From an optimization exercise on the open Yosys and OpenROAD flow, aimed at small area; shortcuts taken in it are not production practice.
Only simulation tests tie the RTL to the original design; equivalence was not proved.
Power is estimated from default activity; no workload was simulated.

## flow/design.v

```verilog
module clk_div(
    input clk_25M, reset,
    output reg clk_100k, clk_10k, clk_1k, clk_step,
    output en_100k, en_10k, en_1k, en_step
);
reg [7:0] c1;
reg [11:0] c2;
reg [14:0] c3;
reg [16:0] c6;
assign en_100k = (c1 >= 8'd4)    & ~clk_100k;
assign en_10k  = (c2 >= 12'd49)  & ~clk_10k;
assign en_1k   = (c3 >= 15'd499) & ~clk_1k;
assign en_step = (c6 >= 17'd2499) & ~clk_step;
always @(posedge clk_25M or negedge reset) begin
       if(reset == 1'b0)
          begin
               c1 <= 0;
               c2 <= 0;
               c3 <= 0;
               c6 <= 0;
               clk_100k <= 0;
               clk_10k <= 0;
               clk_1k <= 0;
               clk_step <= 0;
          end
        else begin
             if(c1 >= 8'd4)
                begin
                    clk_100k <= ~clk_100k;
                    c1 <= 0;
             end
             else c1 <= c1 + 1'b1;
             if(c2 >= 12'd49)
                begin
                    clk_10k <= ~clk_10k;
                    c2 <= 0;
             end
             else c2 <= c2 + 1'b1;
             if(c3 >= 15'd499)
                begin
                    clk_1k <= ~clk_1k;
                    c3 <= 0;
             end
             else c3 <= c3 + 1'b1;
             if(c6 >= 17'd2499)
                begin
                    clk_step <= ~clk_step;
                    c6 <= 0;
             end
             else c6 <= c6 + 1'b1;
       end
    end
endmodule
module key_pad(
	input clk, ce, reset,
    	input [3:0] key_pad_row,
	output reg [2:0] key_pad_col,
	output reg [11:0] key, key_save
);
reg [1:0] count;
always@(posedge clk or negedge reset) begin
    if(reset == 1'b0) begin
	count <= 0;
	key_pad_col <= 0;
	key <= 12'b0000_0000_0000;
	key_save <= 12'b0000_0000_0000;
    end
    else if(ce) begin
         if(count >= 2)
	count <= 0;
         else count <= count + 1;
         case(count)
              2'd0 : key_pad_col <= 3'b001;
              2'd1 : key_pad_col <= 3'b010;
              2'd2 : key_pad_col <= 3'b100;
              default : key_pad_col <= 3'b000;
         endcase
         case(key_pad_row)
              4'b0001 : begin
		if(count == 0) begin
			key[0] <= 1; key_save[0] <= 1;
			key_save[1] <= 0; key_save[2] <= 0;key_save[3] <= 0;
			key_save[4] <= 0; key_save[5] <= 0;key_save[6] <= 0; key_save[7] <= 0;
			key_save[8] <= 0; key_save[9] <= 0;key_save[10] <= 0; key_save[11] <= 0;
 		end
                        	else if(count == 1) begin
			key[1] <= 1; key_save[1] <= 1;
			key_save[0] <= 0; key_save[2] <= 0; key_save[3] <= 0;
			key_save[4] <= 0; key_save[5] <= 0; key_save[6] <= 0; key_save[7] <= 0;
			key_save[8] <= 0; key_save[9] <= 0; key_save[10] <= 0; key_save[11] <= 0;
 		end
                        	else if(count == 2) begin
			key[2] <= 1; key_save[2] <= 1; 
			key_save[0] <= 0; key_save[1] <= 0; key_save[3] <= 0;
			key_save[4] <= 0; key_save[5] <= 0; key_save[6] <= 0; key_save[7] <= 0;
			key_save[8] <= 0; key_save[9] <= 0; key_save[10] <= 0; key_save[11] <= 0;
		end
                       	else;
                        	end
              4'b0010 : begin
		if(count == 0) begin
			key[3] <= 1; key_save[3] <= 1;
			key_save[0] <= 0; key_save[1] <= 0; key_save[2] <= 0;
			key_save[4] <= 0; key_save[5] <= 0; key_save[6] <= 0; key_save[7] <= 0;
			key_save[8] <= 0; key_save[9] <= 0; key_save[10] <= 0; key_save[11] <= 0;
 		end
		else if(count == 1) begin
			key[4] <= 1; key_save[4] <= 1;
			key_save[0] <= 0; key_save[1] <= 0; key_save[2] <= 0; key_save[3] <= 0;
			key_save[5] <= 0; key_save[6] <= 0; key_save[7] <= 0;
			key_save[8] <= 0; key_save[9] <= 0; key_save[10] <= 0; key_save[11] <= 0;
 		end
                       	else if(count == 2) begin
			key[5] <= 1; key_save[5] <= 1;
			key_save[0] <= 0; key_save[1] <= 0; key_save[2] <= 0; key_save[3] <= 0;
			key_save[4] <= 0; key_save[6] <= 0; key_save[7] <= 0;
			key_save[8] <= 0; key_save[9] <= 0; key_save[10] <= 0; key_save[11] <= 0;
 		end
                        	else;
                        	end
              4'b0100 : begin
                            if(count == 0) begin
			key[6] <= 1; key_save[6] <= 1;
			key_save[0] <= 0; key_save[1] <= 0; key_save[2] <= 0; key_save[3] <= 0;
			key_save[4] <= 0; key_save[5] <= 0; key_save[7] <= 0;
			key_save[8] <= 0; key_save[9] <= 0; key_save[10] <= 0; key_save[11] <= 0;
 		end
		else if(count == 1) begin
			key[7] <= 1; key_save[7] <= 1;
			key_save[0] <= 0;key_save[1] <= 0;key_save[2] <= 0;key_save[3] <= 0;
			key_save[4] <= 0;key_save[5] <= 0;key_save[6] <= 0;
			key_save[8] <= 0;key_save[9] <= 0;key_save[10] <= 0;key_save[11] <= 0;
 		end
		else if(count == 2) begin
			key[8] <= 1; key_save[8] <= 1;
			key_save[0] <= 0;key_save[1] <= 0;key_save[2] <= 0;key_save[3] <= 0;
			key_save[4] <= 0;key_save[5] <= 0;key_save[6] <= 0;key_save[7] <= 0;
			key_save[9] <= 0;key_save[10] <= 0;key_save[11] <= 0;
 		end
                        	else;
                        	end
              4'b1000 : begin
                             if(count == 0) begin
			key[9] <= 1; key_save[9] <= 1;
			key_save[0] <= 0;key_save[1] <= 0;key_save[2] <= 0;key_save[3] <= 0;
			key_save[4] <= 0;key_save[5] <= 0;key_save[6] <= 0;key_save[7] <= 0;
			key_save[8] <= 0;key_save[10] <= 0;key_save[11] <= 0;
 		end
		else if(count == 1) begin
			key[10] <= 1; key_save[10] <= 1;
			key_save[0] <= 0;key_save[1] <= 0;key_save[2] <= 0;key_save[3] <= 0;
			key_save[4] <= 0;key_save[5] <= 0;key_save[6] <= 0;key_save[7] <= 0;
			key_save[8] <= 0;key_save[9] <= 0;key_save[11] <= 0;
 		end
                        	else if(count == 2) begin
			key[11] <= 1; key_save[11] <= 1;
			key_save[0] <= 0;key_save[1] <= 0;key_save[2] <= 0;key_save[3] <= 0;
			key_save[4] <= 0;key_save[5] <= 0;key_save[6] <= 0;key_save[7] <= 0;
			key_save[8] <= 0;key_save[9] <= 0;key_save[10] <= 0;
 		end
                        	else;
                        	end
              4'b0000 : begin
                            if(count == 0) begin
			key[0] <= 0; key[3] <= 0; key[6] <= 0; key[9] <= 0;
		end
                       	else;
                            if(count == 1) begin
			key[1] <= 0; key[4] <= 0; key[7] <= 0; key[10] <= 0;
		end
                        	else;
                            if(count == 2) begin
			key[2] <= 0; key[5] <= 0; key[8] <= 0; key[11] <= 0;
		end
                        	else;
                        	end
              default : ;
         endcase
     end
end
endmodule
module CorrectOrNot (
	input clk, reset, push_1, push_0,				 
	input [11:0] key,
	input [11:0] key_save,		 
	output reg [3:0] wrong, correct, fail, success, up_down
);
	reg [11:0] key_num;
	reg [11:0] rand_num;
	reg [50:0] d;
	reg push_0_q, d0_q;
	wire push_fall = push_0_q & ~push_0;
	wire d_rise = d[0] & ~d0_q;
always@(posedge clk or negedge reset)begin
	if(~reset) begin
		push_0_q <= 1'b0;
		d0_q <= 1'b0;
	end
	else begin
		push_0_q <= push_0;
		d0_q <= d[0];
	end
end
always@(posedge clk)begin
	if(push_fall)
		rand_num <= 12'b0000_0000_0111;
end
always@(posedge clk or negedge reset)begin
	if(~reset) begin
		key_num <= 12'b0000_0000_0000;
		d <= 0;
	end
	else if(push_fall) begin
		if       (key_save == 12'b010_000_000_000) begin
			key_num <= 0;
		end
		else if (key_save == 12'b000_000_000_001) begin
			key_num <= 1;
		end
		else if (key_save == 12'b000_000_000_010) begin
			key_num <= 2;
		end
		else if (key_save == 12'b000_000_000_100) begin
			key_num <= 3;
		end
		else if (key_save == 12'b000_000_001_000) begin
			key_num <= 4;
		end
		else if (key_save == 12'b000_000_010_000) begin
			key_num <= 5;
		end
		else if (key_save == 12'b000_000_100_000) begin
			key_num <= 6;
		end
		else if (key_save == 12'b000_001_000_000) begin
			key_num <= 7;
		end
		else if (key_save == 12'b000_010_000_000) begin
			key_num <= 8;
		end
		else if (key_save == 12'b000_100_000_000) begin
			key_num <= 9;
		end
		if (d<100) begin
			d <= d+1;
		end
		else if(d == 100) begin
			d <= 0 ;
		end
	end
end
always@(posedge clk or negedge reset) begin
	if(reset == 1'b0) begin
		wrong <= 0; correct <= 0; fail <= 0; success <= 0; up_down <= 0;
	end
	else if (~d_rise) ;
	else if (correct >= 3) begin
		success <= 1;
	end
	else if (wrong >= 9) begin
		fail <= 1;
		wrong <=0;
	end
	else if ((rand_num - key_num) == 0 ) begin
		up_down <= 3;			 
		correct <= correct + 1;
	end
	else if (rand_num > key_num) begin
		up_down <= 1;			 
		wrong <= wrong + 1;
	end
	else begin
		wrong <= wrong + 1;
		up_down <= 2;			 
	end
end
endmodule
module led_dir(
    output reg [15:0] led,
    input [3:0] wrong,
	input fail, reset, clk, ce
);
reg [15:0] wrong_count;
reg wrong0_q;
wire wrong_rise = wrong[0] & ~wrong0_q;
always @(posedge clk or negedge reset) begin 
    if (reset == 1'b0) begin 
        wrong_count <= 16'b0000_0000_0000_0000;
        wrong0_q <= 1'b0;
    end
    else begin
	wrong0_q <= wrong[0];
	if (wrong_rise)
		wrong_count <= wrong_count + 1;
    end
end
always@(posedge clk or negedge reset) begin
        	if (reset == 1'b0) begin
		led <= 16'b0000_0000_0000_0000;
	end
	else if (ce) begin
		case(wrong_count)
			0 : led <= 16'b0000_0000_0000_0000;
              		1 : led <= 16'b0000_0000_0000_0001;
              		2 : led <= 16'b0000_0000_0000_0011;
       	  		3 : led <= 16'b0000_0000_0000_0111;
              		4 : led <= 16'b0000_0000_0000_1111;
            			5 : led <= 16'b0000_0000_0001_1111;
             			6 : led <= 16'b0000_0000_0011_1111;
             			7 : led <= 16'b0000_0000_0111_1111;
            			8 : led <= 16'b0000_0000_1111_1111;
             			9 : led <= 16'b0000_0001_1111_1111;
             			default : led <= 16'b1111_1111_1111_1111;
		endcase
	end
end
endmodule
module seg_decode(
	input clk, ce, reset,
	input [3:0] data,
	output reg [7:0] seg_data
);
always @(posedge clk or negedge reset) begin
	if(~reset) begin
		seg_data <= 0;
	end
	else if(ce) begin
		case(data)
			4'd0 : seg_data <= 8'b0011_1111;
			4'd1 : seg_data <= 8'b0000_0110;
			4'd2 : seg_data <= 8'b0101_1011;
			4'd3 : seg_data <= 8'b0100_1111;
			4'd4 : seg_data <= 8'b0110_0110;
			4'd5 : seg_data <= 8'b0110_1101;
			4'd6 : seg_data <= 8'b0111_1101;
			4'd7 : seg_data <= 8'b0010_0111;
			4'd8 : seg_data <= 8'b0111_1111;
			4'd9 : seg_data <= 8'b0110_0111;
			default : seg_data <= seg_data;
		endcase
	end
end
endmodule
module sev_seg(
	input reset, clk_1k, ce,
	input [3:0] correct, wrong, fail, success,
	output reg [7:0] seg_data, seg_com
);
wire [3:0] carry_try;
reg [3:0] c_crt, c_wrg, c_try_c, c_try_w;
reg [2:0] sel_count;
reg [3:0] c_try;
reg correct0_q, wrong0_q, c_try_c0_q, c_try_w0_q;
wire correct_rise = correct[0] & ~correct0_q;
wire wrong_rise = wrong[0] & ~wrong0_q;
wire c_try_rise = (c_try_c[0] & ~c_try_c0_q) | (c_try_w[0] & ~c_try_w0_q);
always@(posedge clk_1k or negedge reset) begin
	if(~reset) begin
		correct0_q <= 1'b0; wrong0_q <= 1'b0; c_try_c0_q <= 1'b0; c_try_w0_q <= 1'b0;
	end
	else begin
		correct0_q <= correct[0]; wrong0_q <= wrong[0];
		c_try_c0_q <= c_try_c[0]; c_try_w0_q <= c_try_w[0];
	end
end
assign carry_try = 4'b0000;
always@(posedge clk_1k or negedge reset) begin
	if(~reset) begin
		seg_com <= 8'b0; 
		sel_count <= 3'd0;
	end
	else if(ce) begin
		sel_count <= sel_count + 3'b001;
		case(sel_count)
			3'b000 : seg_com <= 8'b1111_1110;
			3'b001 : seg_com <= 8'b1111_1101;
			3'b010 : seg_com <= 8'b1111_1111;
			3'b011 : seg_com <= 8'b1111_0111;
			3'b100 : seg_com <= 8'b1110_1111;
			3'b101 : seg_com <= 8'b1111_1111;
			3'b110 : seg_com <= 8'b1011_1111;
			3'b111 : seg_com <= 8'b0111_1111;
			default : seg_com <= seg_com;
		endcase
	end
end
always@(posedge clk_1k or negedge reset) begin
		if(~reset) begin
			c_crt <= 0; c_try_c <= 0;
		end
		else if(correct_rise) begin
			c_crt <= c_crt +  4'd1;
			c_try_c <= c_try_c +  4'd1;
		end
end
always@(posedge clk_1k or negedge reset) begin
		if(~reset) begin
			c_wrg <= 0; c_try_w <= 0;
		end
		else if(~wrong_rise) ;
		else if(wrong >= 3) begin
			c_wrg <= 0; c_try_w <= 0;
		end
		else begin
			c_wrg <= c_wrg +  4'd1;
			c_try_w <= c_try_w +  4'd1;
		end
end
always@(posedge clk_1k or negedge reset) begin
	if(~reset)
		c_try <= 4'd0;
	else if(c_try_rise)
		c_try <= c_try_c + c_try_w;
end
wire [7:0] seg_data_0, seg_data_1, seg_data_2, seg_data_3, seg_data_4, seg_data_5, seg_data_6, seg_data_7;
	seg_decode seg_7(.clk(clk_1k), .ce(ce), .reset(reset), .data(carry_try), .seg_data(seg_data_7));
	seg_decode seg_6(.clk(clk_1k), .ce(ce), .reset(reset), .data(c_try), .seg_data(seg_data_6));
	seg_decode seg_4(.clk(clk_1k), .ce(ce), .reset(reset), .data(4'b0000), .seg_data(seg_data_4));
	seg_decode seg_3(.clk(clk_1k), .ce(ce), .reset(reset), .data(c_crt), .seg_data(seg_data_3));
	seg_decode seg_1(.clk(clk_1k), .ce(ce), .reset(reset), .data(4'b0000), .seg_data(seg_data_1));
	seg_decode seg_0(.clk(clk_1k), .ce(ce), .reset(reset), .data(c_wrg), .seg_data(seg_data_0));
always@(posedge clk_1k or negedge reset) begin
	if(~reset) begin
		seg_data <= 8'd0;
	end
	else if(ce) begin
		case(sel_count)
			3'b000 : seg_data <= seg_data_0;
			3'b001 : seg_data <= seg_data_1;
			3'b011 : seg_data <= seg_data_3;
			3'b100 : seg_data <= seg_data_4;
			3'b110 : seg_data <= seg_data_6;
			3'b111 : seg_data <= seg_data_7;
			default : seg_data <= seg_data;
		endcase
	end
end
endmodule
module dot_matrix(
	input clk, ce, reset,
	input [3:0] wrong, fail, correct, 
	output reg [13:0] dot_row,
	output reg [9:0] dot_col
);
	reg [3:0] c_crt;
	reg [3:0] c_wrg;
	reg [3:0] sel_count;
	reg [3:0] count;
	reg [13:0] dot_data_0, dot_data_1, dot_data_2, dot_data_3,dot_data_4,dot_data_5,
			dot_data_6, dot_data_7, dot_data_8, dot_data_9;
reg correct0_q, wrong0_q;
wire correct_rise = correct[0] & ~correct0_q;
wire wrong_rise = wrong[0] & ~wrong0_q;
always @(posedge clk or negedge reset) begin
	if(reset == 1'b0) begin
		correct0_q <= 1'b0; wrong0_q <= 1'b0;
	end
	else begin
		correct0_q <= correct[0]; wrong0_q <= wrong[0];
	end
end
always @(posedge clk or negedge reset) begin 		 
	if(reset == 1'b0) begin			 
		dot_col <= 0;
		sel_count <= 0;
	end
	else if(ce) begin 				 
		if( sel_count >= 9)
			sel_count <= 0;
		else 
			sel_count <= sel_count + 1;
		case (sel_count) 
			4'd0 : dot_col <= 10'b10_0000_0000;
			4'd1 : dot_col <= 10'b01_0000_0000;
			4'd2 : dot_col <= 10'b00_1000_0000;
			4'd3 : dot_col <= 10'b00_0100_0000;
			4'd4 : dot_col <= 10'b00_0010_0000;
			4'd5 : dot_col <= 10'b00_0001_0000;
			4'd6 : dot_col <= 10'b00_0000_1000;
			4'd7 : dot_col <= 10'b00_0000_0100;
			4'd8 : dot_col <= 10'b00_0000_0010;
			4'd9 : dot_col <= 10'b00_0000_0001;
			default : dot_col <= 0;
		endcase 
	end
end
always @(posedge clk or negedge reset) begin
		if(~reset) begin
			c_crt <= 0; 
		end
		else if(correct_rise && correct >= 1) begin
			c_crt <= 4'd1;
		end
end
always@(posedge clk or negedge reset) begin
		if(~reset) begin
			c_wrg <= 0; 
		end
		else if(wrong_rise) begin
			c_wrg <= c_wrg + 4'd1;
		end
end
always@(posedge clk or negedge reset) begin 	
	if(reset == 1'b0) begin
				dot_data_9 <= 14'b00_0000_0000_0000;
				dot_data_8 <= 14'b00_0000_0000_0000;
				dot_data_7 <= 14'b00_0000_0000_0000;
				dot_data_6 <= 14'b00_0000_0000_0000;
				dot_data_5 <= 14'b00_0000_0000_0000;
				dot_data_4 <= 14'b00_0000_0000_0000;
				dot_data_3 <= 14'b00_0000_0000_0000;
				dot_data_2 <= 14'b00_0000_0000_0000;
				dot_data_1 <= 14'b00_0000_0000_0000;
				dot_data_0 <= 14'b00_0000_0000_0000;
	end
	else if(~ce) ;
	else if(c_crt == 4'd1) begin 
				dot_data_9 <= 14'b00_0000_0000_0000;
				dot_data_8 <= 14'b11_1111_0011_1100;
				dot_data_7 <= 14'b10_0100_0100_0010;
				dot_data_6 <= 14'b10_0100_1001_0101;
				dot_data_5 <= 14'b01_1000_1010_0001;
				dot_data_4 <= 14'b01_1000_1010_0001;
				dot_data_3 <= 14'b10_0100_1001_0101;
				dot_data_2 <= 14'b10_0100_0100_0010;
				dot_data_1 <= 14'b11_1111_0011_1100;
				dot_data_0 <= 14'b00_0000_0000_0000;
	end
	else if(c_wrg == 4'd1 ) begin 
				dot_data_9 <= 14'b11_1111_1111_0000;
				dot_data_8 <= 14'b01_0000_0000_1100;
				dot_data_7 <= 14'b01_0000_1001_0010;
				dot_data_6 <= 14'b10_0000_1011_0001;
				dot_data_5 <= 14'b01_0011_1001_0001;
				dot_data_4 <= 14'b01_0011_1000_0001;
				dot_data_3 <= 14'b10_0011_1000_0001;
				dot_data_2 <= 14'b01_0000_1011_0010;
				dot_data_1 <= 14'b10_0000_0000_1100;
				dot_data_0 <= 14'b11_1111_1111_0000;
	end
	else if(c_wrg == 4'd2) begin 	
				dot_data_9 <= 14'b11_1111_1111_0000;
				dot_data_8 <= 14'b01_0000_0000_1100;
				dot_data_7 <= 14'b01_0000_1001_0010;
				dot_data_6 <= 14'b10_0000_1011_0001;
				dot_data_5 <= 14'b01_0011_1001_0001;
				dot_data_4 <= 14'b01_0011_1000_0001;
				dot_data_3 <= 14'b10_0011_1000_0001;
				dot_data_2 <= 14'b01_0000_1011_0010;
				dot_data_1 <= 14'b10_0000_0000_1100;
				dot_data_0 <= 14'b11_1111_1111_0000;
	end
	else if(c_wrg == 4'd3) begin 
				dot_data_9 <= 14'b00_0000_0111_1111;
				dot_data_8 <= 14'b10_0001_0000_1001;
				dot_data_7 <= 14'b11_1111_0000_1001;
				dot_data_6 <= 14'b10_0001_0000_1001;
				dot_data_5 <= 14'b00_0000_0000_0001;
				dot_data_4 <= 14'b00_0000_0111_1110;
				dot_data_3 <= 14'b11_1111_0000_1001;
				dot_data_2 <= 14'b10_0000_0000_1001;
				dot_data_1 <= 14'b10_0000_0000_1001;
				dot_data_0 <= 14'b10_0000_0111_1110;	
	end
 	else begin 
				dot_data_9 <= 14'b00_0000_0001_1000;
				dot_data_8 <= 14'b00_0000_0000_1100;
				dot_data_7 <= 14'b00_0000_0000_0110;
				dot_data_6 <= 14'b00_0110_1111_1111;
				dot_data_5 <= 14'b00_1100_0000_0110;
				dot_data_4 <= 14'b01_1000_0000_1100;
				dot_data_3 <= 14'b11_1111_1101_1000;
				dot_data_2 <= 14'b01_1000_0000_0000;
				dot_data_1 <= 14'b00_1100_0000_0000;
				dot_data_0 <= 14'b00_0110_0000_0000;
	end
end
always @ (posedge clk or negedge reset) begin   
	if(reset == 1'b0) begin 
			dot_row<=0;
	end
	else if(ce) begin 
		case (sel_count) 		
			4'd0 : dot_row <= dot_data_0;
			4'd1 : dot_row <= dot_data_1;
			4'd2 : dot_row <= dot_data_2;
			4'd3 : dot_row <= dot_data_3;
			4'd4 : dot_row <= dot_data_4;
			4'd5 : dot_row <= dot_data_5;
			4'd6 : dot_row <= dot_data_6;
			4'd7 : dot_row <= dot_data_7;
			4'd8 : dot_row <= dot_data_8;
			4'd9 : dot_row <= dot_data_9;
			default : dot_row <= 0;
		endcase 
	end
end
endmodule
module text_lcd(
       input clk, ce, clk_1k, reset,
       input [3:0] wrong, correct, up_down,
       output lcd_en,
       output reg lcd_rs, lcd_rw,
       output reg [7:0] lcd_data
);
  reg [9:0] count;
  reg [2:0] state;
  parameter [2:0] delay = 3'b000,
                  function_set = 3'b001,
                  disp_on_off = 3'b010,
                  entry_mode_set = 3'b011,
                  Fline = 3'b100,
                  Sline = 3'b101;
  assign lcd_en = clk_1k;
  always @(posedge clk or negedge reset) begin
        if(reset == 1'b0) begin
           state <= delay;
           count <= 0;
        end
        else if(ce)
            case(state)
                 delay :          if(count == 10'd70) begin
                                     state <= function_set;
                                     count <= 0;
                                  end
                                  else count <= count + 1;
                 function_set :   if(count == 10'd30) begin
                                     state <= disp_on_off;
                                     count <= 0;
                                  end
                                  else count <= count + 1;
                 disp_on_off :    if(count == 10'd30) begin
                                     state <= entry_mode_set;
                                     count <= 0;
                                  end
                                  else count <= count + 1;
                 entry_mode_set : if(count == 10'd30) begin
                                     state <= Fline;
                                     count <= 0;
                                  end
                                  else count <= count + 1;
                 Fline :          if(count == 10'd16) begin
                                     state <= Sline;
                                     count <= 0;
                                  end
                                  else count <= count + 1;
                 Sline :          if(count == 10'd16) begin
                                     count <= 0;
                                  end
                                  else count <= count +1;
                 default : ;
             endcase
         end
  always@(posedge clk or negedge reset) begin
        if(reset == 1'b0) begin
           lcd_rs <= 1; lcd_rw <= 1;
           lcd_data <= 8'b0000_0000;
        end
        else if(ce) begin
             if((wrong == 0) && (correct == 0)) begin
                 case(state)
                      delay :          begin lcd_rs <= 0; lcd_rw <= 0; lcd_data <= 8'b0000_0000; end
                      function_set :   begin lcd_rs <= 0; lcd_rw <= 0; lcd_data <= 8'b0011_1000; end
                      disp_on_off :    begin lcd_rs <= 0; lcd_rw <= 0; lcd_data <= 8'b0000_1111; end
                      entry_mode_set : begin lcd_rs <= 0; lcd_rw <= 0; lcd_data <= 8'b0000_0110; end
                      Fline : begin
                              lcd_rw <= 0;
                              case(count)
                                   0 : begin lcd_rs <= 0; lcd_data <= 8'd128; end
                                   1  : begin lcd_rs <= 1; lcd_data <= 8'd85; end   
                                   2  : begin lcd_rs <= 1; lcd_data <= 8'd80; end   
                                   3  : begin lcd_rs <= 1; lcd_data <= 8'd32; end
                                   4  : begin lcd_rs <= 1; lcd_data <= 8'd38; end   
                                   5  : begin lcd_rs <= 1; lcd_data <= 8'd32; end
                                   6  : begin lcd_rs <= 1; lcd_data <= 8'd68; end   
                                   7  : begin lcd_rs <= 1; lcd_data <= 8'd79; end   
                                   8  : begin lcd_rs <= 1; lcd_data <= 8'd87; end   
                                   9  : begin lcd_rs <= 1; lcd_data <= 8'd78; end   
                                   10 : begin lcd_rs <= 1; lcd_data <= 8'd32; end
                                   11 : begin lcd_rs <= 1; lcd_data <= 8'd71; end   
                                   12 : begin lcd_rs <= 1; lcd_data <= 8'd97; end   
                                   13 : begin lcd_rs <= 1; lcd_data <= 8'd109; end  
                                   14 : begin lcd_rs <= 1; lcd_data <= 8'd101; end  
                                   15 : begin lcd_rs <= 1; lcd_data <= 8'd32; end
                                   16 : begin lcd_rs <= 1; lcd_data <= 8'd32; end
                                   default : ;
                              endcase
                              end
                      Sline : begin
                              lcd_rw <= 0;
                              case(count)
                                   0 : begin lcd_rs <= 0; lcd_data <= 8'd192; end
                                   1  : begin lcd_rs <= 1; lcd_data <= 8'd32; end
                                   2  : begin lcd_rs <= 1; lcd_data <= 8'd32; end
                                   3  : begin lcd_rs <= 1; lcd_data <= 8'd32; end
                                   4  : begin lcd_rs <= 1; lcd_data <= 8'd32; end
                                   5  : begin lcd_rs <= 1; lcd_data <= 8'd32; end
                                   6  : begin lcd_rs <= 1; lcd_data <= 8'd32; end
                                   7  : begin lcd_rs <= 1; lcd_data <= 8'd32; end
                                   8  : begin lcd_rs <= 1; lcd_data <= 8'd32; end
                                   9  : begin lcd_rs <= 1; lcd_data <= 8'd32; end
                                   10 : begin lcd_rs <= 1; lcd_data <= 8'd32; end
                                   11 : begin lcd_rs <= 1; lcd_data <= 8'd32; end
                                   12 : begin lcd_rs <= 1; lcd_data <= 8'd32; end
                                   13 : begin lcd_rs <= 1; lcd_data <= 8'd32; end
                                   14 : begin lcd_rs <= 1; lcd_data <= 8'd32; end
                                   15 : begin lcd_rs <= 1; lcd_data <= 8'd32; end
                                   16 : begin lcd_rs <= 1; lcd_data <= 8'd32; end
                                   default : ;
                              endcase
                              end
                       endcase
                  end 
           else if(up_down == 1) begin  
               case(state)
                    delay :          begin lcd_rs <= 0; lcd_rw <= 0; lcd_data <= 8'b0000_0000; end
                    function_set :   begin lcd_rs <= 0; lcd_rw <= 0; lcd_data <= 8'b0011_1000; end
                    disp_on_off :    begin lcd_rs <= 0; lcd_rw <= 0; lcd_data <= 8'b0000_1111; end
                    entry_mode_set : begin lcd_rs <= 0; lcd_rw <= 0; lcd_data <= 8'b0000_0110; end
                    Fline : begin
                            lcd_rw <= 0;
                            case(count)
                                 0 : begin lcd_rs <= 0; lcd_data <= 8'd128; end
                                   1  : begin lcd_rs <= 1; lcd_data <= 8'd85; end   
                                   2  : begin lcd_rs <= 1; lcd_data <= 8'd80; end   
                                   3  : begin lcd_rs <= 1; lcd_data <= 8'd32; end
                                   4  : begin lcd_rs <= 1; lcd_data <= 8'd38; end   
                                   5  : begin lcd_rs <= 1; lcd_data <= 8'd32; end
                                   6  : begin lcd_rs <= 1; lcd_data <= 8'd68; end   
                                   7  : begin lcd_rs <= 1; lcd_data <= 8'd79; end   
                                   8  : begin lcd_rs <= 1; lcd_data <= 8'd87; end   
                                   9  : begin lcd_rs <= 1; lcd_data <= 8'd78; end   
                                   10 : begin lcd_rs <= 1; lcd_data <= 8'd32; end
                                   11 : begin lcd_rs <= 1; lcd_data <= 8'd71; end   
                                   12 : begin lcd_rs <= 1; lcd_data <= 8'd97; end   
                                   13 : begin lcd_rs <= 1; lcd_data <= 8'd109; end  
                                   14 : begin lcd_rs <= 1; lcd_data <= 8'd101; end  
                                   15 : begin lcd_rs <= 1; lcd_data <= 8'd32; end
                                   16 : begin lcd_rs <= 1; lcd_data <= 8'd32; end
                                 default : ;
                            endcase
                            end
                    Sline : begin
                            lcd_rw <= 0;
                            case(count)
                                 0 : begin lcd_rs <= 0; lcd_data <= 8'd192; end
                                 1  : begin lcd_rs <= 1; lcd_data <= 8'd85; end  
                                 2  : begin lcd_rs <= 1; lcd_data <= 8'd80; end  
                                 3  : begin lcd_rs <= 1; lcd_data <= 8'd32; end
                                 4  : begin lcd_rs <= 1; lcd_data <= 8'd32; end
                                 5  : begin lcd_rs <= 1; lcd_data <= 8'd32; end
                                 6  : begin lcd_rs <= 1; lcd_data <= 8'd32; end
                                 7  : begin lcd_rs <= 1; lcd_data <= 8'd32; end
                                 8  : begin lcd_rs <= 1; lcd_data <= 8'd32; end
                                 9  : begin lcd_rs <= 1; lcd_data <= 8'd32; end
                                 10 : begin lcd_rs <= 1; lcd_data <= 8'd32; end
                                 11 : begin lcd_rs <= 1; lcd_data <= 8'd32; end
                                 12 : begin lcd_rs <= 1; lcd_data <= 8'd32; end
                                 13 : begin lcd_rs <= 1; lcd_data <= 8'd32; end
                                 14 : begin lcd_rs <= 1; lcd_data <= 8'd32; end
                                 15 : begin lcd_rs <= 1; lcd_data <= 8'd32; end
                                 16 : begin lcd_rs <= 1; lcd_data <= 8'd32; end
                                 default : ;
                            endcase
                            end
                     endcase
                end
                else if(up_down == 2) begin
                case(state)
                     delay :          begin lcd_rs <= 0; lcd_rw <= 0; lcd_data <= 8'b0000_0000; end
                     function_set :   begin lcd_rs <= 0; lcd_rw <= 0; lcd_data <= 8'b0011_1000; end
                     disp_on_off :    begin lcd_rs <= 0; lcd_rw <= 0; lcd_data <= 8'b0000_1111; end
                     entry_mode_set : begin lcd_rs <= 0; lcd_rw <= 0; lcd_data <= 8'b0000_0110; end
                     Fline : begin
                             lcd_rw <= 0;
                             case(count)
                                  0 : begin lcd_rs <= 0; lcd_data <= 8'd128; end
                                   1  : begin lcd_rs <= 1; lcd_data <= 8'd85; end   
                                   2  : begin lcd_rs <= 1; lcd_data <= 8'd80; end   
                                   3  : begin lcd_rs <= 1; lcd_data <= 8'd32; end
                                   4  : begin lcd_rs <= 1; lcd_data <= 8'd38; end   
                                   5  : begin lcd_rs <= 1; lcd_data <= 8'd32; end
                                   6  : begin lcd_rs <= 1; lcd_data <= 8'd68; end   
                                   7  : begin lcd_rs <= 1; lcd_data <= 8'd79; end   
                                   8  : begin lcd_rs <= 1; lcd_data <= 8'd87; end   
                                   9  : begin lcd_rs <= 1; lcd_data <= 8'd78; end   
                                   10 : begin lcd_rs <= 1; lcd_data <= 8'd32; end
                                   11 : begin lcd_rs <= 1; lcd_data <= 8'd71; end   
                                   12 : begin lcd_rs <= 1; lcd_data <= 8'd97; end   
                                   13 : begin lcd_rs <= 1; lcd_data <= 8'd109; end  
                                   14 : begin lcd_rs <= 1; lcd_data <= 8'd101; end  
                                   15 : begin lcd_rs <= 1; lcd_data <= 8'd32; end
                                   16 : begin lcd_rs <= 1; lcd_data <= 8'd32; end
                                  default : ;
                             endcase
                             end
                     Sline : begin
                             lcd_rw <= 0;
                             case(count)
                                  0 : begin lcd_rs <= 0; lcd_data <= 8'd192; end
                                  1  : begin lcd_rs <= 1; lcd_data <= 8'd68; end  
                                  2  : begin lcd_rs <= 1; lcd_data <= 8'd79; end  
                                  3  : begin lcd_rs <= 1; lcd_data <= 8'd87; end  
                                  4  : begin lcd_rs <= 1; lcd_data <= 8'd78; end  
                                  5  : begin lcd_rs <= 1; lcd_data <= 8'd32; end
                                  6  : begin lcd_rs <= 1; lcd_data <= 8'd32; end
                                  7  : begin lcd_rs <= 1; lcd_data <= 8'd32; end
                                  8  : begin lcd_rs <= 1; lcd_data <= 8'd32; end
                                  9  : begin lcd_rs <= 1; lcd_data <= 8'd32; end
                                  10 : begin lcd_rs <= 1; lcd_data <= 8'd32; end
                                  11 : begin lcd_rs <= 1; lcd_data <= 8'd32; end
                                  12 : begin lcd_rs <= 1; lcd_data <= 8'd32; end
                                  13 : begin lcd_rs <= 1; lcd_data <= 8'd32; end
                                  14 : begin lcd_rs <= 1; lcd_data <= 8'd32; end
                                  15 : begin lcd_rs <= 1; lcd_data <= 8'd32; end
                                  16 : begin lcd_rs <= 1; lcd_data <= 8'd32; end
                                  default : ;
                             endcase
                             end
                      endcase
                 end
               else if (up_down == 5) begin
                 case(state)
                      delay :          begin lcd_rs <= 0; lcd_rw <= 0; lcd_data <= 8'b0000_0000; end
                      function_set :   begin lcd_rs <= 0; lcd_rw <= 0; lcd_data <= 8'b0011_1000; end
                      disp_on_off :    begin lcd_rs <= 0; lcd_rw <= 0; lcd_data <= 8'b0000_1111; end
                      entry_mode_set : begin lcd_rs <= 0; lcd_rw <= 0; lcd_data <= 8'b0000_0110; end
                      Fline : begin
                              lcd_rw <= 0;
                              case(count)
                                   0 : begin lcd_rs <= 0; lcd_data <= 8'd128; end
                                   1  : begin lcd_rs <= 1; lcd_data <= 8'd85; end   
                                   2  : begin lcd_rs <= 1; lcd_data <= 8'd80; end   
                                   3  : begin lcd_rs <= 1; lcd_data <= 8'd32; end
                                   4  : begin lcd_rs <= 1; lcd_data <= 8'd38; end   
                                   5  : begin lcd_rs <= 1; lcd_data <= 8'd32; end
                                   6  : begin lcd_rs <= 1; lcd_data <= 8'd68; end   
                                   7  : begin lcd_rs <= 1; lcd_data <= 8'd79; end   
                                   8  : begin lcd_rs <= 1; lcd_data <= 8'd87; end   
                                   9  : begin lcd_rs <= 1; lcd_data <= 8'd78; end   
                                   10 : begin lcd_rs <= 1; lcd_data <= 8'd32; end
                                   11 : begin lcd_rs <= 1; lcd_data <= 8'd71; end   
                                   12 : begin lcd_rs <= 1; lcd_data <= 8'd97; end   
                                   13 : begin lcd_rs <= 1; lcd_data <= 8'd109; end  
                                   14 : begin lcd_rs <= 1; lcd_data <= 8'd101; end  
                                   15 : begin lcd_rs <= 1; lcd_data <= 8'd32; end
                                   16 : begin lcd_rs <= 1; lcd_data <= 8'd32; end
                                   default : ;
                              endcase
                              end
                      Sline : begin
                              lcd_rw <= 0;
                              case(count)
                                   0 : begin lcd_rs <= 0; lcd_data <= 8'd192; end
                                   1  : begin lcd_rs <= 1; lcd_data <= 8'd71; end   
                                   2  : begin lcd_rs <= 1; lcd_data <= 8'd97; end   
                                   3  : begin lcd_rs <= 1; lcd_data <= 8'd109; end  
                                   4  : begin lcd_rs <= 1; lcd_data <= 8'd101; end  
                                   5  : begin lcd_rs <= 1; lcd_data <= 8'd32; end
                                   6  : begin lcd_rs <= 1; lcd_data <= 8'd111; end  
                                   7  : begin lcd_rs <= 1; lcd_data <= 8'd118; end  
                                   8  : begin lcd_rs <= 1; lcd_data <= 8'd101; end  
                                   9  : begin lcd_rs <= 1; lcd_data <= 8'd114; end  
                                   10 : begin lcd_rs <= 1; lcd_data <= 8'd32; end
                                   11 : begin lcd_rs <= 1; lcd_data <= 8'd32; end
                                   12 : begin lcd_rs <= 1; lcd_data <= 8'd32; end
                                   13 : begin lcd_rs <= 1; lcd_data <= 8'd32; end
                                   14 : begin lcd_rs <= 1; lcd_data <= 8'd32; end
                                   15 : begin lcd_rs <= 1; lcd_data <= 8'd32; end
                                   16 : begin lcd_rs <= 1; lcd_data <= 8'd32; end
                                   default : ;
                              endcase
                              end
                       endcase
                  end
                 else if (correct > 0) begin
                 case(state)
                      delay :          begin lcd_rs <= 0; lcd_rw <= 0; lcd_data <= 8'b0000_0000; end
                      function_set :   begin lcd_rs <= 0; lcd_rw <= 0; lcd_data <= 8'b0011_1000; end
                      disp_on_off :    begin lcd_rs <= 0; lcd_rw <= 0; lcd_data <= 8'b0000_1111; end
                      entry_mode_set : begin lcd_rs <= 0; lcd_rw <= 0; lcd_data <= 8'b0000_0110; end
                      Fline : begin
                              lcd_rw <= 0;
                              case(count)
                                   0 : begin lcd_rs <= 0; lcd_data <= 8'd128; end
                                   1  : begin lcd_rs <= 1; lcd_data <= 8'd85; end   
                                   2  : begin lcd_rs <= 1; lcd_data <= 8'd80; end   
                                   3  : begin lcd_rs <= 1; lcd_data <= 8'd32; end
                                   4  : begin lcd_rs <= 1; lcd_data <= 8'd38; end   
                                   5  : begin lcd_rs <= 1; lcd_data <= 8'd32; end
                                   6  : begin lcd_rs <= 1; lcd_data <= 8'd68; end   
                                   7  : begin lcd_rs <= 1; lcd_data <= 8'd79; end   
                                   8  : begin lcd_rs <= 1; lcd_data <= 8'd87; end   
                                   9  : begin lcd_rs <= 1; lcd_data <= 8'd78; end   
                                   10 : begin lcd_rs <= 1; lcd_data <= 8'd32; end
                                   11 : begin lcd_rs <= 1; lcd_data <= 8'd71; end   
                                   12 : begin lcd_rs <= 1; lcd_data <= 8'd97; end   
                                   13 : begin lcd_rs <= 1; lcd_data <= 8'd109; end  
                                   14 : begin lcd_rs <= 1; lcd_data <= 8'd101; end  
                                   15 : begin lcd_rs <= 1; lcd_data <= 8'd32; end
                                   16 : begin lcd_rs <= 1; lcd_data <= 8'd32; end
                                   default : ;
                              endcase
                              end
                      Sline : begin
                              lcd_rw <= 0;
                              case(count)
                                   0 : begin lcd_rs <= 0; lcd_data <= 8'd192; end
                                   1  : begin lcd_rs <= 1; lcd_data <= 8'd83; end   
                                   2  : begin lcd_rs <= 1; lcd_data <= 8'd117; end  
                                   3  : begin lcd_rs <= 1; lcd_data <= 8'd99; end   
                                   4  : begin lcd_rs <= 1; lcd_data <= 8'd99; end   
                                   5  : begin lcd_rs <= 1; lcd_data <= 8'd101; end  
                                   6  : begin lcd_rs <= 1; lcd_data <= 8'd115; end  
                                   7  : begin lcd_rs <= 1; lcd_data <= 8'd115; end  
                                   8  : begin lcd_rs <= 1; lcd_data <= 8'd33; end
                                   9  : begin lcd_rs <= 1; lcd_data <= 8'd32; end
                                   10 : begin lcd_rs <= 1; lcd_data <= 8'd32; end
                                   11 : begin lcd_rs <= 1; lcd_data <= 8'd32; end
                                   12 : begin lcd_rs <= 1; lcd_data <= 8'd32; end
                                   13 : begin lcd_rs <= 1; lcd_data <= 8'd32; end
                                   14 : begin lcd_rs <= 1; lcd_data <= 8'd32; end
                                   15 : begin lcd_rs <= 1; lcd_data <= 8'd32; end
                                   16 : begin lcd_rs <= 1; lcd_data <= 8'd32; end
                                   default : ;
                              endcase
                              end
                       endcase
                  end
end
end
endmodule                    
module piezo(
    input clk, ce, reset,
    input [11:0] sw2,
    output reg W1_piezo
);
 reg [8:0] cnt1;
 wire [8:0] cnt;
 assign cnt = (sw2 == 12'b000_000_000_001)? 191:  
	(sw2 == 12'b000_000_000_010)? 171:  
              (sw2 == 12'b000_000_000_100)? 152:  
              (sw2 == 12'b000_000_001_000)? 143:  
              (sw2 == 12'b000_000_010_000)? 128:  
              (sw2 == 12'b000_000_100_000)? 114:  
              (sw2 == 12'b000_001_000_000)? 101:  
              (sw2 == 12'b000_010_000_000)? 96:  
              (sw2 == 12'b000_100_000_000)? 85:  
              (sw2 == 12'b001_000_000_000)? 76:  
              (sw2 == 12'b010_000_000_000)? 72:  
              (sw2 == 12'b100_000_000_000)? 64:0;  
always@(posedge clk or negedge reset) begin
	if(reset == 1'b0) begin
		cnt1 <= 0;
		W1_piezo <= 0;
	end
	else if(ce) begin
		if(cnt1 >= cnt) begin
		W1_piezo <= ~W1_piezo;
                	cnt1 <= 0;
             end
             else cnt1 <= cnt1 + 1;
        	end
end
endmodule
module step_motor(
    input clk, ce, reset, sw, correct,
    output reg [3:0] step_motor
);
reg [2:0] count;
reg switch, temp;
always@(posedge clk or negedge reset) begin
    if(reset == 1'b0) begin
       count <= 0;
       step_motor <= 0;
       switch <= 0;
    end
    else if(ce) begin
         if(sw != temp) begin
            if(sw == 1'b1) begin
               temp <= 1;
            end
            else temp <= 0;
         end
         if(correct > 0) begin
            count <= count + 1;
            end
         else count <= count;
         case(count)
              3'd0 : step_motor <= 4'b1000;
              3'd1 : step_motor <= 4'b1100;
              3'd2 : step_motor <= 4'b0100;
              3'd3 : step_motor <= 4'b0110;
              3'd4 : step_motor <= 4'b0010;
              3'd5 : step_motor <= 4'b0011;
              3'd6 : step_motor <= 4'b0001;
              3'd7 : step_motor <= 4'b1001;
         endcase
    end
end
endmodule
module top_test(
	input rst, clk, push_0, push_1,
	input [3:0] key_pad_row,
	output [2:0] key_pad_col,
	output [7:0] seg_data, seg_com, lcd_data,
	output [9:0] dot_col,
	output [13:0] dot_row,
	output [15:0] led, 
	output lcd_rs, lcd_rw, lcd_en,
	output W1_piezo,
    	output [3:0] step_motor
);
	wire reset;
	assign reset = rst;
	wire [11:0] key;
	wire [11:0] key_save;
	wire clk_100k, clk_10k, clk_1k, clk_step;
	wire en_100k, en_10k, en_1k, en_step;
	wire [3:0] wrong, correct, fail, success, up_down;
	clk_div u1(.clk_25M(clk), .reset(reset), .clk_100k(clk_100k),
                    .clk_10k(clk_10k), .clk_1k(clk_1k), .clk_step(clk_step),
                    .en_100k(en_100k), .en_10k(en_10k), .en_1k(en_1k), .en_step(en_step));
	key_pad u2(.clk(clk), .ce(en_1k), .reset(reset), .key_pad_row(key_pad_row), .key_pad_col(key_pad_col), .key(key), .key_save(key_save));
	CorrectOrNot u0(.clk(clk), .push_0(push_0), .push_1(push_1), .reset(reset), .key(key), .wrong(wrong), .correct(correct), .fail(fail), 
	.success(success), .up_down(up_down), .key_save(key_save));	
	led_dir u4(.clk(clk), .ce(en_10k), .reset(reset), .led(led), .wrong(wrong), .fail(fail[0]));
	sev_seg u5(.clk_1k(clk), .ce(en_10k), .correct(correct), .wrong(wrong), .fail(fail), .success(success), .reset(reset), .seg_data(seg_data), .seg_com(seg_com));
	 dot_matrix u6(.clk(clk), .ce(en_1k), .reset(reset), .wrong(wrong), .fail(fail), .correct(correct), .dot_row(dot_row), .dot_col(dot_col));
 	text_lcd u7(.clk(clk), .ce(en_1k), .clk_1k(clk_1k), .reset(reset), .wrong(wrong), .correct(correct),  .up_down(up_down),  .lcd_en(lcd_en), .lcd_rs(lcd_rs), .lcd_rw(lcd_rw), .lcd_data(lcd_data));
     	piezo u8(.clk(clk), .ce(en_100k), .reset(reset), .sw2(key), .W1_piezo(W1_piezo));
	step_motor u9(.clk(clk), .ce(en_step), .reset(reset), .sw(push_0), .correct(correct[0]), .step_motor(step_motor));
endmodule
```

## flow/run.sh

```bash
#!/bin/bash
# synth_recipe.tcl (not shown) runs the flow's synth.tcl, then flattens the netlist and writes it again
# the make line also repeats each setting of config.mk as NAME=value (left out here)
make -C /OpenROAD-flow-scripts/flow DESIGN_CONFIG=/design/flow/config.mk WORK_HOME=/design/flow/orfs CLKGATE_MAP_FILE= SYNTH_SCRIPT=/design/flow/synth_recipe.tcl finish
```

## flow/config.mk

```make
export PLATFORM = sky130hd
export DESIGN_NAME = top_test
export DESIGN_NICKNAME = top_test
export VERILOG_FILES = /design/flow/design.v
export SDC_FILE = /design/flow/constraint.sdc
export NUM_CORES = 4
export LEC_CHECK = 0
export CAP_MARGIN = 20
export CORE_MARGIN = 2
export CORE_UTILIZATION = 40
export SLEW_MARGIN = 20
```

## flow/constraint.sdc

```tcl
create_clock -name core_clock -period 10.0 [get_ports {clk}]
set_input_delay 2.0000 -clock core_clock [delete_from_list [all_inputs] [get_ports {clk}]]
set_output_delay 2.0000 -clock core_clock [all_outputs]
set_load 0.01 [all_outputs]
```

Cell outlines without signal wires:
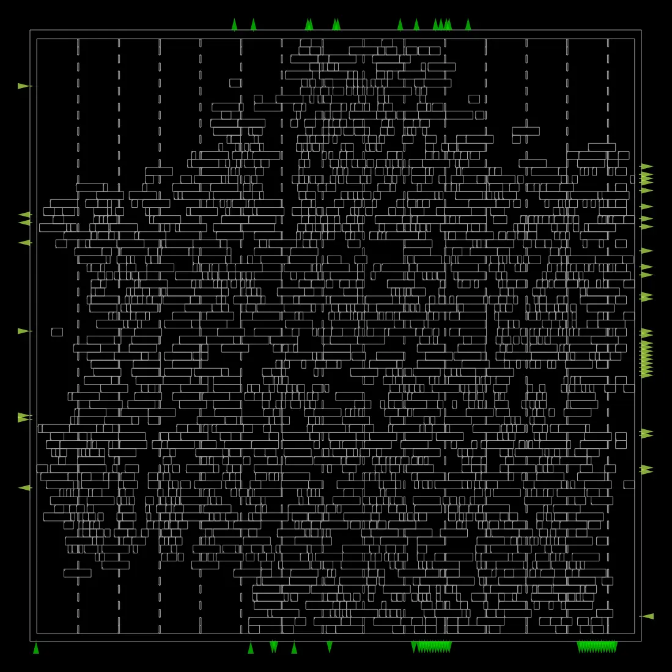
sequential portion of the cell area: 43.3%
Site Rows: 74
tap cell count: 532

Power grid:
Scale: 2 px per µm. Pins as bars on the die edge. Tap cells in gray.
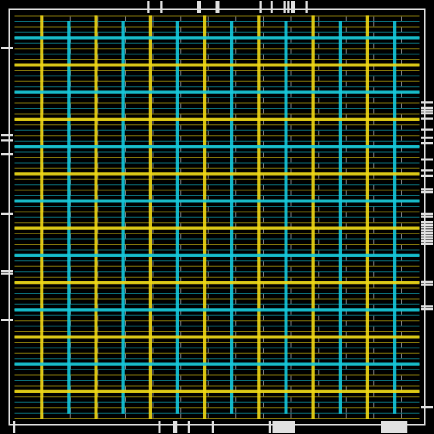
legend:
  cyan:
    net: VDD
  yellow:
    net: VSS
met1 rails: 75
rows: 74
tap cells: 532
met5 straps: 14
core box area: 40700 µm²
Peak supply drop: 0.146 mV
die width: 207 µm
y dimension of the die: 207 µm

Signal metal coverage by tile:
Scale: 2 px per µm. 21 x 21 tiles, from dark blue (low) to red (high), scaled to the fullest tile. Values are wire area over tile area, all layers added.
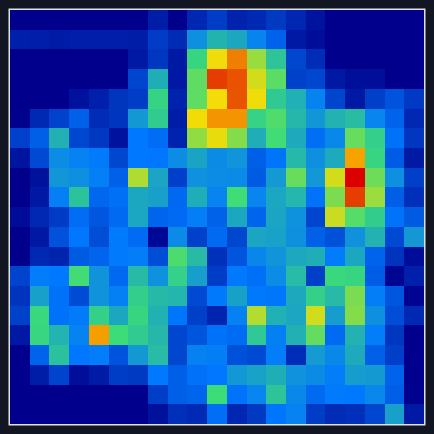
mean over tiles: 0.13
densest ninth of the die: top middle
fullest tile: 0.54
tiles over half the peak: 9.3%
emptiest ninth of the die: top left
via count: 12469
overall global routing resource usage: 16.5%
wire per inst: 15.3 µm

Sequential cells colored by netlist name:
Scale: 2 px per µm.
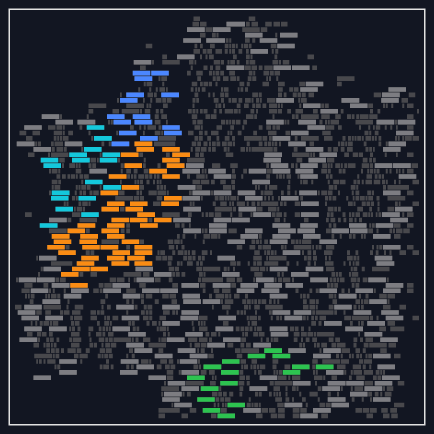
legend:
  orange:
    netlist_name: `u0.d`
    placed_flops: 51
    where: left middle
  green:
    netlist_name: `u4.wrong_count`
    placed_flops: 16
    where: bottom middle
  blue:
    netlist_name: `u1.c3`
    placed_flops: 15
  cyan:
    netlist_name: `u1.c6`
    placed_flops: 17
Register Area: 8160 µm²
power in sequential cells: 0.00209 W
Final Util: 46.3%

Local utilization:
Scale: 2 px per µm. 21 x 21 tiles, from dark blue (low) to red (high), 0 to 100% covered.
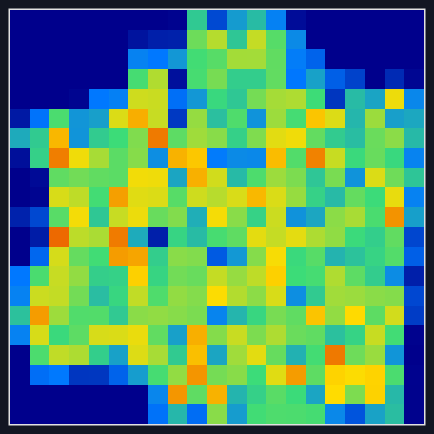
nearly empty tiles: 17%
tiles over 75% full: 7.5%
emptiest ninth of the die: top left
mean over tiles: 43%
fullest tile: 88%
Starting Density: 40.5%

==> results.cfg <==
[synthesis]
most_repeated_cell_in_the_gate_level_netlist_after_synthesis = dfrtp_1
yosysWarnings = 10
synth_simple_gate_area_share_pct = 17.8
synth-edff-count = 0
cell_count_after_synthesis = 1747
syn-cell-area_um2 = 16500
synth_top_cells_by_count = 324 x dfrtp_1, 165 x nand2_1, 161 x nor2_1
synth.top_cells.by_area = dfrtp_1 49%, ha_1 5.0%, nand2_1 3.8%
post_synth.cell_area_avg_um2 = 9.44
synth.mux.area_fraction_pct = 1.67
yosys_register_bits = 326
synth_adder_area_share_pct = 5.13
synth.largest_area_cell = dfrtp_1
ys_types = 79
synth-xor-area-share_pct = 4.04
ys.flop_type = dfrtp_1

[grt]
grtUsageMet2_pct = 25.7
use_met3_pct = 2.70
global_route.peak_usage_layer = met2
grt_remaining_overflow = 0
met1_use_gr_pct = 23.3
antenna_found_initial = 1

[timing]
drv_slew = 0
final_critical_path_setup_slack_ps = 6240
final.period_utilization_pct = 37.6
fin_skew_ps = 20.5
timing.slew.headroom_pct = 34.3
finalWorstPathRequiredPeriod_ps = 3760
grt_setup_unrepaired = no
setup_violations = 0

[setup_path]
worst_path_largest_cell_delay_ps = 460
critical_path_required_ps = 10400
crit-reg2reg-launch = u2.key[9]
crit_slowest_cell = dfrtp_1
worst-path-max-fanout = 7
timing.critical_path.to_type = flop
timing.rr.end = u8.W1_piezo
cp_cell_sequence = or3_1 > nor4_1 > nand2_1 > or3_1 > nor3b_1 > nor2_1 > ha_1 > a21o_1 > a21o_1 > a21oi_1 > a21oi_1 > xor2_1
r2r_slack_ps = 6240
arrival_ps = 4160
reg2regPathDepth = 12
setup.worst_path.class = flop to flop
critical_path.top_delay_family = simple AND/OR/NAND/NOR gates
worst-path-buf-inv = 0
setup.worst_path.end = u8.W1_piezo

[detailed_routing]
met3_routed_length_mm = 1.46
final_antenna_net_count = 0
routed-wl-met2_mm = 15.8
route.detailed.drc = 0
wl_mm = 35.2
detail_route.wirelength.met1_mm = 16.9
vias_per_cell = 5.41
detailedRoute.firstIterationViolations = 863

[cts]
post_cts.repair.setup_buffers = 0
cts.reportedPaths.clkPinSlew_ps = 60
htree_levels = 2
root_buf_cell = clkbuf_16
ctsResizeCount = 0
clock_insertion_delay_worst_skew_ps = 550
cts_tree = built

[layout]
cell_kind_with_the_greatest_summed_area = flip-flops and latches
most-common-layout-cells = 324 x dfrtp_1, 164 x nand2_1, 161 x nor2_1
final.signal_inverter_count = 77
clk_share_pct = 7.12
layout.filler_cells = 3841
final_nets = 1822
reg_top3 = u0.d x51, u1.c6 x17, u4.wrong_count x16
fin_cells = 2305
drive_above_1_share_pct = 6.26
multi_input_area_um2 = 7520
n_antenna_cell = 0
numSequentialCells = 326
non_clock_buffer_count = 89
multi_input_area_share_pct = 39.9
largest_register_by_flop_count = u0.d
area_share_nonclk_buffers_pct = 4.70
final_area_um2 = 18900
layout.cells.most_common = dfrtp_1
area_growth_syn_to_layout_pct = 14.4

[flow_run]
cap_viol_max_count = 0

[min_path]
worstHoldPathCells = 0
worstHoldPathType = flop to flop
min_to = u0.d[37]

[pwr]
static_leakage_nw = 8.09
power.total_w = 0.00582
power.combinational.fraction_pct = 38.8
p_sw_share_pct = 38.8
seq_power_share_pct = 35.9

[placed_design]
io_buffers = 80
hpwl_mm = 23.6
place_worst_setup_slack_ps = 5760
gpl.final_weighted_congestion = 0.877

[floorplan]
die_area_um2 = 42900
number_of_top_level_design_ports = 83

[run_status]
outcome = complete, no violations

[afterwards: timing with drivers on the ports]
In the flow no input, the clock included, has a driving cell. The finished layout below was timed again as built, in two steps.
Step 1, drivers: a clkbuf_16 drives clk and a buf_2 each remaining input, both assumed.
Step 2 moves the port delays by t, midway between the first and last clock arrival at a register: inputs arrive t later, outputs are due t later. That takes back most of the time a late clock gives input paths.
Slacks: ideal ports / drivers / drivers and shift; pairs: ideal ports / drivers.
shift t [ns]: 0.593
setup WS [ns]: 6.235 / 6.235 / 5.753
pins driven straight from the clock port: 1
After both steps setup and hold are still met in this run. The setup slack of this run moves by 0.000 ns with the drivers and by -0.482 ns with both steps.
